What follows belongs to an exercise in optimizing a design on an open flow for small area, a short achievable clock period and few clock cycles; a production flow would make more cautious choices.
In this exercise RTL edits were held to simulation tests only and were not proved equivalent to the original.

**Supply network**

Pins as bars on the die edge.
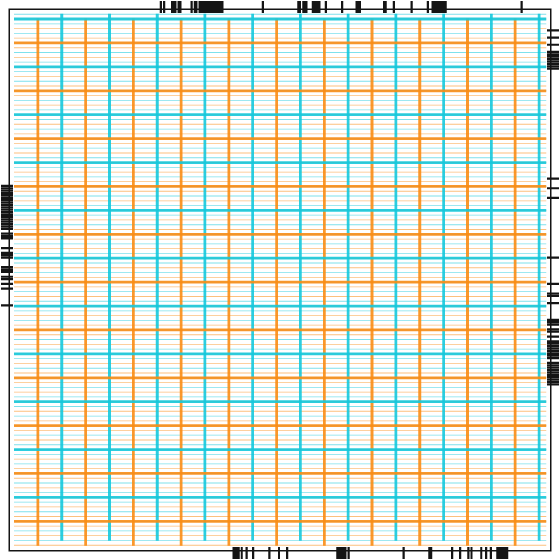
**Cells colored by class**

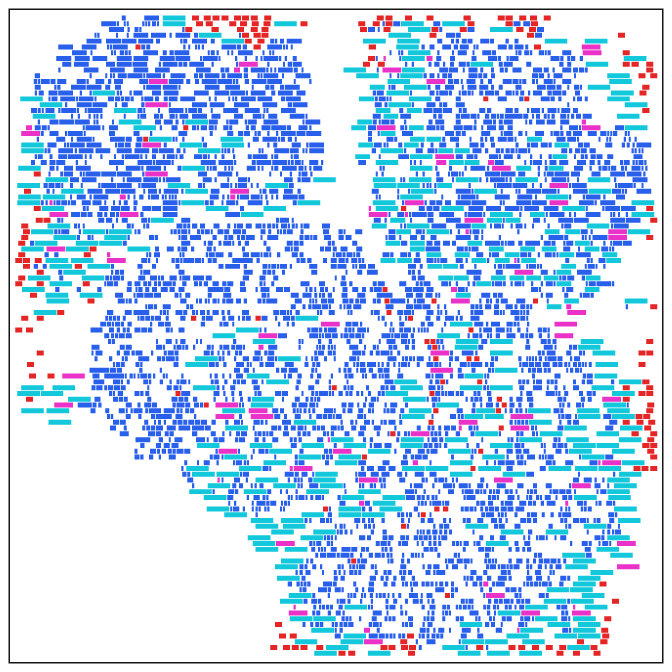
<file path="design/flow/config.mk">
export PLATFORM = sky130hd
export DESIGN_NAME = CONV
export DESIGN_NICKNAME = CONV
export VERILOG_FILES = /design/flow/design.v
export SDC_FILE = /design/flow/constraint.sdc
export NUM_CORES = 4
export LEC_CHECK = 0
export CAP_MARGIN = 20
export CORE_MARGIN = 2
export CORE_UTILIZATION = 40
export SLEW_MARGIN = 20
</file>
<file path="design/flow/run.sh">
#!/bin/bash
# synth_recipe.tcl (not shown) runs the flow's synth.tcl, then flattens the netlist and writes it again
# the make line also repeats each setting of config.mk as NAME=value (left out here)
make -C /OpenROAD-flow-scripts/flow DESIGN_CONFIG=/design/flow/config.mk WORK_HOME=/design/flow/orfs CLKGATE_MAP_FILE= SYNTH_SCRIPT=/design/flow/synth_recipe.tcl finish
</file>
<file path="design/flow/constraint.sdc">
create_clock -name core_clock -period 13.0 [get_ports {clk}]
set_input_delay 2.6000 -clock core_clock [delete_from_list [all_inputs] [get_ports {clk}]]
set_output_delay 2.6000 -clock core_clock [all_outputs]
set_load 0.01 [all_outputs]
</file>
<file path="design/flow/design.v">
`timescale 1ns/10ps
module  CONV(
	input				clk,
	input				reset,
	output logic		busy,	
	input				ready,	
	output logic [13:0]	iaddr,
	input  		 [7:0]	idata,	
	output logic		ioe,
	output logic		wen_L0,
	output logic		oe_L0,
	output logic [13:0]	addr_L0,
	output logic [11:0] w_data_L0,
	input  		 [11:0] r_data_L0,
	output logic 		wen_L1,
	output logic		oe_L1,
	output logic [11:0]	addr_L1,
	output logic [11:0]	w_data_L1,
	input  		 [11:0]	r_data_L1,
	output logic		oe_weight,
	output logic [15:0]	addr_weight,
	input  logic signed  [7:0]  r_data_weight,
	output logic		wen_L2,
	output logic [3:0]	addr_L2,
	output logic [31:0]	w_data_L2
	);
reg [1:0] fully_flag;
reg[3:0] i0,i4,i5,i6;
reg [3:0] state,next_state;
reg [11:0] data [0:8];
reg [15:0] zero_index,addr_index0,addr_index1,addr_index2,addr_index3,addr_index4,L0_index;
reg signed [31:0] data_fully;
parameter INIT=4'd0,ADDR1=4'd1,WAIT1=4'd2,DATA_i0=4'd3,LAYER0=4'd4,ADDR2=4'd5,LAYER1=4'd6,
		  LAYER1_1=4'd7,ADDR3=4'd8,WAIT3=4'd9,LAYER2=4'd10,LAYER2_1=4'd11,FINI=4'd12;
always @(posedge clk or posedge reset ) begin
  if(reset) state<=INIT;
  else state<=next_state;
end
always @(*) begin
	case (state)
		INIT:begin
			next_state=(ready)?ADDR1:INIT;	
		end 
		ADDR1:begin
			next_state=WAIT1;
		end
		WAIT1:begin
			next_state=(fully_flag==0)?DATA_i0:(fully_flag==1)?LAYER1:LAYER2;		   
		end
		DATA_i0:begin
			next_state=(i0>=8&&zero_index==0||i0>=7&&zero_index==127||i0>=5&&zero_index==16510||
			            i0>=4&&zero_index==16637||i0>=8&&zero_index%130==0&&zero_index!=0&&zero_index!=16510||
						i5>=7&&zero_index%130==127&&zero_index!=127&&zero_index!=16637||
						i6>=8&&zero_index>0&&zero_index<127||i4>=5&&zero_index>16510&&zero_index<16637||i4>=8)?LAYER0:ADDR1;	
		end
		LAYER0:begin
			next_state=(L0_index>=16383)?ADDR2:ADDR1;
		end
		ADDR2:begin
			next_state=WAIT1;
		end
		LAYER1:begin
			next_state=(i0>=3)?LAYER1_1:ADDR2;
		end
		LAYER1_1:begin
			next_state=(addr_index1>=4095)?ADDR3:ADDR2;
		end
		ADDR3:begin
			next_state=WAIT1;
		end
		LAYER2:begin
			next_state=(addr_index2>=4095)?LAYER2_1:ADDR3;
		end
		LAYER2_1:begin
			next_state=(addr_index4>=9)?FINI:ADDR3;
		end
		FINI:begin
			next_state=INIT;
		end
		default: next_state=INIT;
	endcase
end
always @(posedge clk) begin
	case (state)
		INIT:begin
			zero_index<=16'h0;
			i0<=4'h4;
			i4<=4'h0;
			i5<=4'h0;
			i6<=4'h3;
			addr_index0<=0;
			addr_index1<=126;
			addr_index2<=0;
			addr_index3<=16128;
			addr_index4<=0;
			L0_index<=0;
			wen_L0<=0;
			ioe<=0;
			busy<=0;
			data_fully<=0;
			fully_flag<=0;
			wen_L1<=0;
			wen_L2<=0;
			oe_L0<=0;
			oe_L1<=0;
			oe_weight<=0;
		end 
		ADDR1:begin
			wen_L0<=0;
            ioe<=1;
			if (zero_index==0) begin
				if (i0==4) iaddr<=14'h0;
				else if (i0==5) iaddr<=14'h1; 
				else if (i0==7) iaddr<=14'h80;
				else iaddr<=14'h81;	
			end
			else if (zero_index==127) begin
				if (i0==3) iaddr<=14'h7E;
				else if (i0==4) iaddr<=14'h7F; 
				else if (i0==6) iaddr<=14'hFE;
				else iaddr<=14'hFF;	
			end
			else if (zero_index==16510) begin
				if (i0==1) iaddr<=14'h3F00;
				else if (i0==2) iaddr<=14'h3F01; 
				else if (i0==4) iaddr<=14'h3F80;
				else iaddr<=14'h3F81;		
			end
			else if (zero_index==16637) begin
				if (i0==0) iaddr<=14'h3F7E;
				else if (i0==1) iaddr<=14'h3F7F; 
				else if (i0==3) iaddr<=14'h3FFE;
				else iaddr<=14'h3FFF;		
			end
			else if (zero_index%130==0&&zero_index!=0&&zero_index!=16510) begin
				if (i0==1) iaddr<=addr_index0;
				else if (i0==2) iaddr<=addr_index0+1; 
				else if (i0==4) iaddr<=addr_index0+128;
				else if (i0==5) iaddr<=addr_index0+129;
				else if (i0==7) iaddr<=addr_index0+256;
				else iaddr<=addr_index0+257;
			end
			else if (zero_index%130==127&&zero_index!=127&&zero_index!=16637) begin
				if (i5==0) iaddr<=addr_index1;
				else if (i5==1) iaddr<=addr_index1+1; 
				else if (i5==3) iaddr<=addr_index1+128;
				else if (i5==4) iaddr<=addr_index1+129;
				else if (i5==6) iaddr<=addr_index1+256;
				else iaddr<=addr_index1+257;	
			end
			else if (zero_index>0&&zero_index<127) begin
				if (i6==3) iaddr<=addr_index2;
				else if (i6==4) iaddr<=addr_index2+1; 
				else if (i6==5) iaddr<=addr_index2+2;
				else if (i6==6) iaddr<=addr_index2+128;
				else if (i6==7) iaddr<=addr_index2+129;
				else iaddr<=addr_index2+130;	
			end
			else if (zero_index>16510&&zero_index<16637) begin
				if (i4==0) iaddr<=addr_index3;
				else if (i4==1) iaddr<=addr_index3+1; 
				else if (i4==2) iaddr<=addr_index3+2;
				else if (i4==3) iaddr<=addr_index3+128;
				else if (i4==4) iaddr<=addr_index3+129;
				else iaddr<=addr_index3+130;
			end
			else begin
				if (i4==0) iaddr<=addr_index4;
				else if (i4==1) iaddr<=addr_index4+1; 
				else if (i4==2) iaddr<=addr_index4+2;
				else if (i4==3) iaddr<=addr_index4+128;
				else if (i4==4) iaddr<=addr_index4+129;
				else if (i4==5) iaddr<=addr_index4+130;
				else if (i4==6) iaddr<=addr_index4+256;
				else if (i4==7) iaddr<=addr_index4+257;
				else iaddr<=addr_index4+258;	
			end
		end
		DATA_i0:begin
			if (zero_index==0) begin
				data[0]<=8'h0;
			    data[1]<=8'h0;
			    data[2]<=8'h0;
			    data[3]<=8'h0;
			    data[6]<=8'h0;
                data[i0]<=idata;
			    i0<=(i0==5)?i0+2:i0+1;	
			end
			else if (zero_index==127) begin
				data[0]<=8'h0;
			    data[1]<=8'h0;
			    data[2]<=8'h0;
			    data[5]<=8'h0;
			    data[8]<=8'h0;
                data[i0]<=idata;
			    i0<=(i0==4)?i0+2:i0+1;		
			end
			else if (zero_index==16510) begin
			    data[0]<=8'h0;
			    data[3]<=8'h0;
			    data[6]<=8'h0;
			    data[7]<=8'h0;
			    data[8]<=8'h0;
                data[i0]<=idata;
			    i0<=(i0==2)?i0+2:i0+1;	
			end
			else if (zero_index==16637) begin
				data[2]<=8'h0;
			    data[5]<=8'h0;
			    data[6]<=8'h0;
			    data[7]<=8'h0;
			    data[8]<=8'h0;
                data[i0]<=idata;
			    i0<=(i0==1)?i0+2:i0+1;
			end
			else if (zero_index%130==0&&zero_index!=0&&zero_index!=16510) begin
			   data[0]<=8'h0;
               data[3]<=8'h0;
               data[6]<=8'h0;
               data[i0]<=idata;
               i0<=(i0%3==2)?i0+2:i0+1;	
			end
			else if (zero_index%130==127&&zero_index!=127&&zero_index!=16637) begin
			    data[2]<=8'h0;
			    data[5]<=8'h0;
			    data[8]<=8'h0;
			    data[i5]<=idata;
			    i5<=(i5%3==1)?i5+2:i5+1;
			end
			else if (zero_index>0&&zero_index<127) begin
				data[0]<=8'h0;
                data[1]<=8'h0;
                data[2]<=8'h0;
                data[i6]<=idata;
                i6<=i6+1;
			end
			else if ((zero_index>16510&&zero_index<16637)) begin
				data[6]<=8'h0;
			    data[7]<=8'h0;
			    data[8]<=8'h0;
			    data[i4]<=idata;
			    i4<=i4+1;
			end
			else begin
				data[i4]<=idata;
			    i4<=i4+1;
			end	
		end
		LAYER0:begin
			if (i0>=8&&zero_index==0) begin
				i0<=3;
				zero_index<=zero_index+1;
			end
			else if (i0>=7&&zero_index==127) begin
				i0<=1;
				zero_index<=zero_index+3;
			end
			else if (i0>=5&&zero_index==16510) begin
				i0<=0;
				zero_index<=zero_index+1;
			end
			else if (i0>=4&&zero_index==16637) begin
				i0<=0;
				zero_index<=zero_index+1;
				addr_index0<=0;
				addr_index1<=0;
				addr_index2<=0;
				addr_index3<=0;
				addr_index4<=0;
			end
			else if (i0>=8&&zero_index%130==0&&zero_index!=0&&zero_index!=16510) begin
				i0<=0;
				zero_index<=zero_index+1;
				addr_index0<=addr_index0+128;
			end
			else if (i5>=7&&zero_index%130==127&&zero_index!=127&&zero_index!=16637) begin
				i5<=0;
				zero_index<=zero_index+3;
				addr_index1<=addr_index1+128;
			end
			else if (i6>=8&&zero_index>0&&zero_index<127) begin
				i6<=0;
				zero_index<=zero_index+1;
				addr_index2<=addr_index2+1;
			end
			else if (i4>=5&&zero_index>16510&&zero_index<16637) begin
				i4<=0;
				zero_index<=zero_index+1;
				addr_index3<=addr_index3+1;
			end
			else begin
				i4<=0;
				zero_index<=zero_index+1;
				addr_index4<=(addr_index4%128==125)?addr_index4+3:addr_index4+1;
			end
		    ioe<=0;
			wen_L0<=1;
			L0_index<=L0_index+1;
			addr_L0<=L0_index;
            w_data_L0<=($signed(-(data[0]<<1)+data[2]+data[4]+(data[5]<<1)+
                       data[6]+(data[7]<<1)-((data[8]<<1)+data[8]))>0)?$signed(-(data[0]<<1)+data[2]+data[4]+(data[5]<<1)+
                       data[6]+(data[7]<<1)-((data[8]<<1)+data[8])):0;
		end
        ADDR2:begin
			fully_flag<=1;
			wen_L0<=0;
			wen_L1<=0;
			oe_L0<=1;
			if(i0==0) addr_L0<=addr_index0;
			else if (i0==1) addr_L0<=addr_index0+1;
			else if (i0==2) addr_L0<=addr_index0+128;
            else addr_L0<=addr_index0+129;			
		end
		LAYER1:begin
			data[i0]<=r_data_L0;
			i0<=i0+1;
		end
		LAYER1_1:begin
			i0<=0;
			addr_index0<=(addr_index0%128==126)?addr_index0+130:addr_index0+2;
            wen_L1<=1;
			oe_L0<=0;
			addr_L1<=addr_index1;
			addr_index1<=addr_index1+1;
			w_data_L1<=(data[0]>=data[1]&&data[0]>=data[2]&&data[0]>=data[3])?data[0]:
			           (data[1]>=data[2]&&data[1]>=data[3]&&data[1]>=data[0])?data[1]:
					   (data[2]>=data[3]&&data[2]>=data[1]&&data[2]>=data[0])?data[2]:
					   (data[3]>=data[0]&&data[3]>=data[2]&&data[3]>=data[1])?data[3]:0;
		end
		ADDR3:begin
			fully_flag<=2;
			wen_L1<=0;
			wen_L2<=0;
			oe_L1<=1;
			oe_weight<=1;
			addr_L1<=addr_index2;
            addr_weight<=addr_index3;
		end
		LAYER2:begin
			data_fully<=$signed(r_data_L1)*r_data_weight+data_fully;
			addr_index2<=addr_index2+1;
			addr_index3<=addr_index3+1;
		end
		LAYER2_1:begin
			addr_index2<=0;
			oe_L1<=0;
			oe_weight<=0;
			wen_L2<=1;
			addr_L2<=addr_index4;
			w_data_L2<=(data_fully>0)?data_fully:data_fully>>>16;
			addr_index4<=addr_index4+1;
			data_fully<=32'b0;
		end
		FINI:begin
			busy<=1;
		end
		default; 
	endcase
end
endmodule
</file>
==> summary.md <==
| Metric | Value |
|---|---|
| Setup CP Type | `flip-flop to flip-flop` |
| Final HPWL DP | `approximately 85000 µm` |
| Max Fanout on Critical Path | `15` |
| Worst hold slack | `~0.46 ns` |
| Wire per inst | `20.8 µm` |
| FFs w/ async S/R, synth | `0.0102` |
| Crit path top cell by count | `mux2i_1` |
| Post-DRT Antenna Nets | `0` |
| Gpl congestion | `around 0.95` |
| Area of the die | `94300 µm²` |
| Via density | `about 5.8` |
| Post-Synth Adder-Cell Area | `0.191` |
| Rel. slew slack | `0.245` |
| Reg clk slew, reported paths | `roughly 0.060 ns` |
| EDFF count, synth | `roughly 320` |
| WP data required | `around 13 ns` |
| Count of state elements after synthesis | `slightly below 400` |
| CTS buffer count | `~50` |
| Actual slew at the worst max-slew pin | `around 1.1 ns` |
| Area growth, synth to finish | `12.4%` |
| Deepest clock path buffer count | `3` |
| Worst Skew | `about 0.046 ns` |
| Compound-Gate Fraction of Synth Area | `0.176` |
| Buf/Inv on CP | `2` |
| Post-synth cell types | `between 100 and 150` |
| Post-CTS setup buffer count | `0` |
| Vias in the first global route | `30000` |
| Total Routed Length | `roughly 110000 µm` |
| Slowest CP cell | `or4_1` |
| Endpoints failing hold | `0` |
| Initial Utilization | `0.402` |
| Hold/Removal Path Class | `flip-flop to flip-flop` |
| Simple-Gate Fraction of Synth Area | `0.178` |
| Crit path launch type | `flip-flop` |
| Status | `no timing/DRC/antenna violations` |
| Max incr delay on CP | `between 0.7 and 0.8 ns` |
| Detailed Route Iter0 Violations | `about 2800` |
| Synth warn | `1` |
| Synth top area share | `0.260` |
| Gr ovfl total | `0` |
| IO Count | `between 150 and 200` |
| Top FF cell, synth | `edfxtp_1` |
| Detailed-route DRC error count | `0` |
| Post-synthesis net count | `4584` |
| Vias after detailed routing | `around 31000` |
| Final setup viols | `0` |
| Final nets | `~4700` |
| Post-Synthesis Cells | `just over 4000` |
| Skew-Pair Late Insertion Delay | `between 0.6 and 0.7 ns` |
| Top cells by area, synth | `edfxtp_1 26%, fa_1 11%, ha_1 7.7%` |
| Synthesized area per cell | `around 8.9 µm²` |
| Post-layout min period | `about 12 ns` |
| CTS H-tree depth | `2` |
| Sequential fraction of the synthesis area | `0.301` |
| First-pass GRT wire length | `about 180000 µm` |
| Most frequent cell after synthesis | `nand2_1` |
| Initial antenna violation count | `1` |
| Diode count | `0` |
| Synth cell count leaders | `409 x nand2_1, 391 x inv_1, 361 x nor2_1, 318 x edfxtp_1, 235 x a21oi_1` |
| Top delay family on crit path | `simple AND/OR/NAND/NOR gates` |
| Max Cap Viol | `0` |
| CTS tree | `done` |
| Clock Sinks | `slightly below 400` |
| Critical Path AT | `around 12 ns` |
| Tot GR Track Use | `0.237` |
| Mux cell area share after synthesis | `0.0422` |
| Layout cells sized above 1 | `0.0671` |
| Met3 Use GR | `0.0364` |
| Met1 GRT Util | `0.347` |
| Met2 usage | `0.364` |
| Final Cycle Share | `0.934` |
| DIE WIDTH | `around 300 µm` |
| DRT Pass-1 Iters | `5` |
| Clk root buf | `clkbuf_16` |
| Synth Area in XOR/XNOR | `0.0503` |
| Mapped Area | `36700 µm²` |
| Worst Setup End Kind | `flip-flop` |
| Main combinational cell family by area after synthesis | `adder cells` |
| Achievable Freq | `around 0.082 GHz` |
| Largest net degree at the start of global routing | `42` |
| Most utilized layer in the global route result | `met2` |
| FP Rows | `about 110` |
| PortBufs | `166` |
| Cell taking the most area after synthesis | `edfxtp_1` |
| Final Max Tran Viols | `0` |
Testbench counts, summed over its fixed seeds: cycles 5,054,392.
Back to the opening pictures, 'supply network':
Key: orange = VSS; cyan = VDD
22 straps on met4. 112 met1 rails follow the rows. The core has 111 rows. 167 signal pins sit on the boundary.
core area: 91400 µm²
Die Y: 307 µm

Back to the opening pictures, 'cells colored by class':
Key: blue = combinational and other logic [cells 3524]; cyan = sequential cells [cells 392]; magenta = clock drivers and dummy loads [cells 92]; red = remaining buffers and delay cells [cells 210]
fin area: 41300 µm²
sequential share of cell area: 0.268

per-stage QoR:
stage                util  TNS, ns  cells  setup slack (ns)  cell area (µm²)
finish              0.452        0   5404             0.860            41300
global route        0.452   -0.265   5404           -0.0269            41300
CTS                 0.452        0   5404             0.620            41300
detailed placement  0.433        0   5312             0.650            39500
global placement    0.432        0   5312             0.881            39500
floorplan               -        0   4107              2.32            36700
metal layers:
metal | wire length [µm] | vias to the layer above
li1 | - | 14700
met1 | 52400 | 15300
met2 | 49800 | 1041
met3 | 7450 | 162
met4 | 2890 | 0
met5 | 0 | -
placed cells by master, fill, tap and decap left out, types with 69 or more instances in the layout:
cell type	netlist	final
xor2_1	69	69
fa_1	208	208
nand3_1	140	139
mux2i_1	111	111
dfxtp_1	70	70
edfxtp_1	318	318
nand2_1	409	408
o21ai_0	230	226
ha_1	226	226
a21oi_1	235	234
xnor2_1	140	140
clkdlybuf4s50_1	0	166
inv_1	391	391
nor2_1	361	356
final timing paths:
check / startpoint / end / slack [ns] / cells past startpoint
min in group asynchronous: reset / state[0]$_DFF_PP0_ / 2.17 / 2
hold reg to reg: data[8][4]$_SDFFE_PP0P_ / data[8][4]$_SDFFE_PP0P_ / 0.46 / 2
max in group asynchronous: reset / state[1]$_DFF_PP0_ / 10.61 / 2
hold / removal: data[8][4]$_SDFFE_PP0P_ / data[8][4]$_SDFFE_PP0P_ / 0.46 / 2
setup reg to reg: zero_index[11]$_SDFFCE_PN0N_ / data[1][3]$_SDFFCE_PN0P_ / 0.86 / 36
setup / recovery: zero_index[11]$_SDFFCE_PN0N_ / data[1][3]$_SDFFCE_PN0P_ / 0.86 / 36
cells by family after synthesis:
| logic type | Yosys count |
|---|---|
| flops | 392 |
| buf+inv | 587 |
| xor+xnor | 210 |
| simple gates | 1365 |
| fa+ha+maj | 436 |
| other cells | 1 |
| mux | 149 |
| compound gates | 967 |
what timing repair did:
action                     CTS  global route
resized for setup            0             4
setup endpoints to repair    0            75
hold buffers                 0             0
area by class of cell:
class	instances	area, µm²
clock inverter	35	437
sequential	392	11100
tap	1186	1480
clock buffer	57	1330
fill	8840	50100
multi-input combinational	3128	23500
inverter	396	1490
timing repair buffer	210	1990
worst min-delay path, stage by stage (launching register included):
cell	delay, ns
dfxtp_1	0.31
nand2_1	0.05
mux2i_1	0.05
sequential cells by signal (all words and copies together) (netlist names), 4 cells and up:
register / cells
data: 106
data_fully: 32
w_data_L2: 32
L0_index: 16
addr_index1: 16
addr_index2: 16
addr_index3: 16
addr_index4: 16
addr_weight: 16
zero_index: 16
addr_L0: 14
iaddr: 14
addr_index0: 13
addr_L1: 12
w_data_L0: 12
w_data_L1: 12
addr_L2: 4
i0: 4
i4: 4
i5: 4
i6: 4
state: 4

[afterwards: timing with drivers on the ports]
How much do the figures lean on ideal ports? The routed layout below was timed once more, with nothing changed but the port constraints.
Step 1 assumes that a clkbuf_16 drives the clock port and a buf_2 every other input.
Step 2 also shifts input and output timing later by t, the mid clock arrival at the registers, as if the neighbouring blocks saw the same clock.
Slacks: ideal ports / drivers / drivers and shift; pairs: ideal ports / drivers.
t, ns: 0.720
slack for setup (ns): 0.860 / 0.860 / 0.860
hold WS [ns]: 0.459 / 0.459 / 0.459
worst slew at a driven data input, ns: 0.04
pins driven straight from the clock port: 1
After both steps setup and hold are still met in this run. The setup slack of this run moves by 0.000 ns with the drivers and by 0.000 ns with both steps.
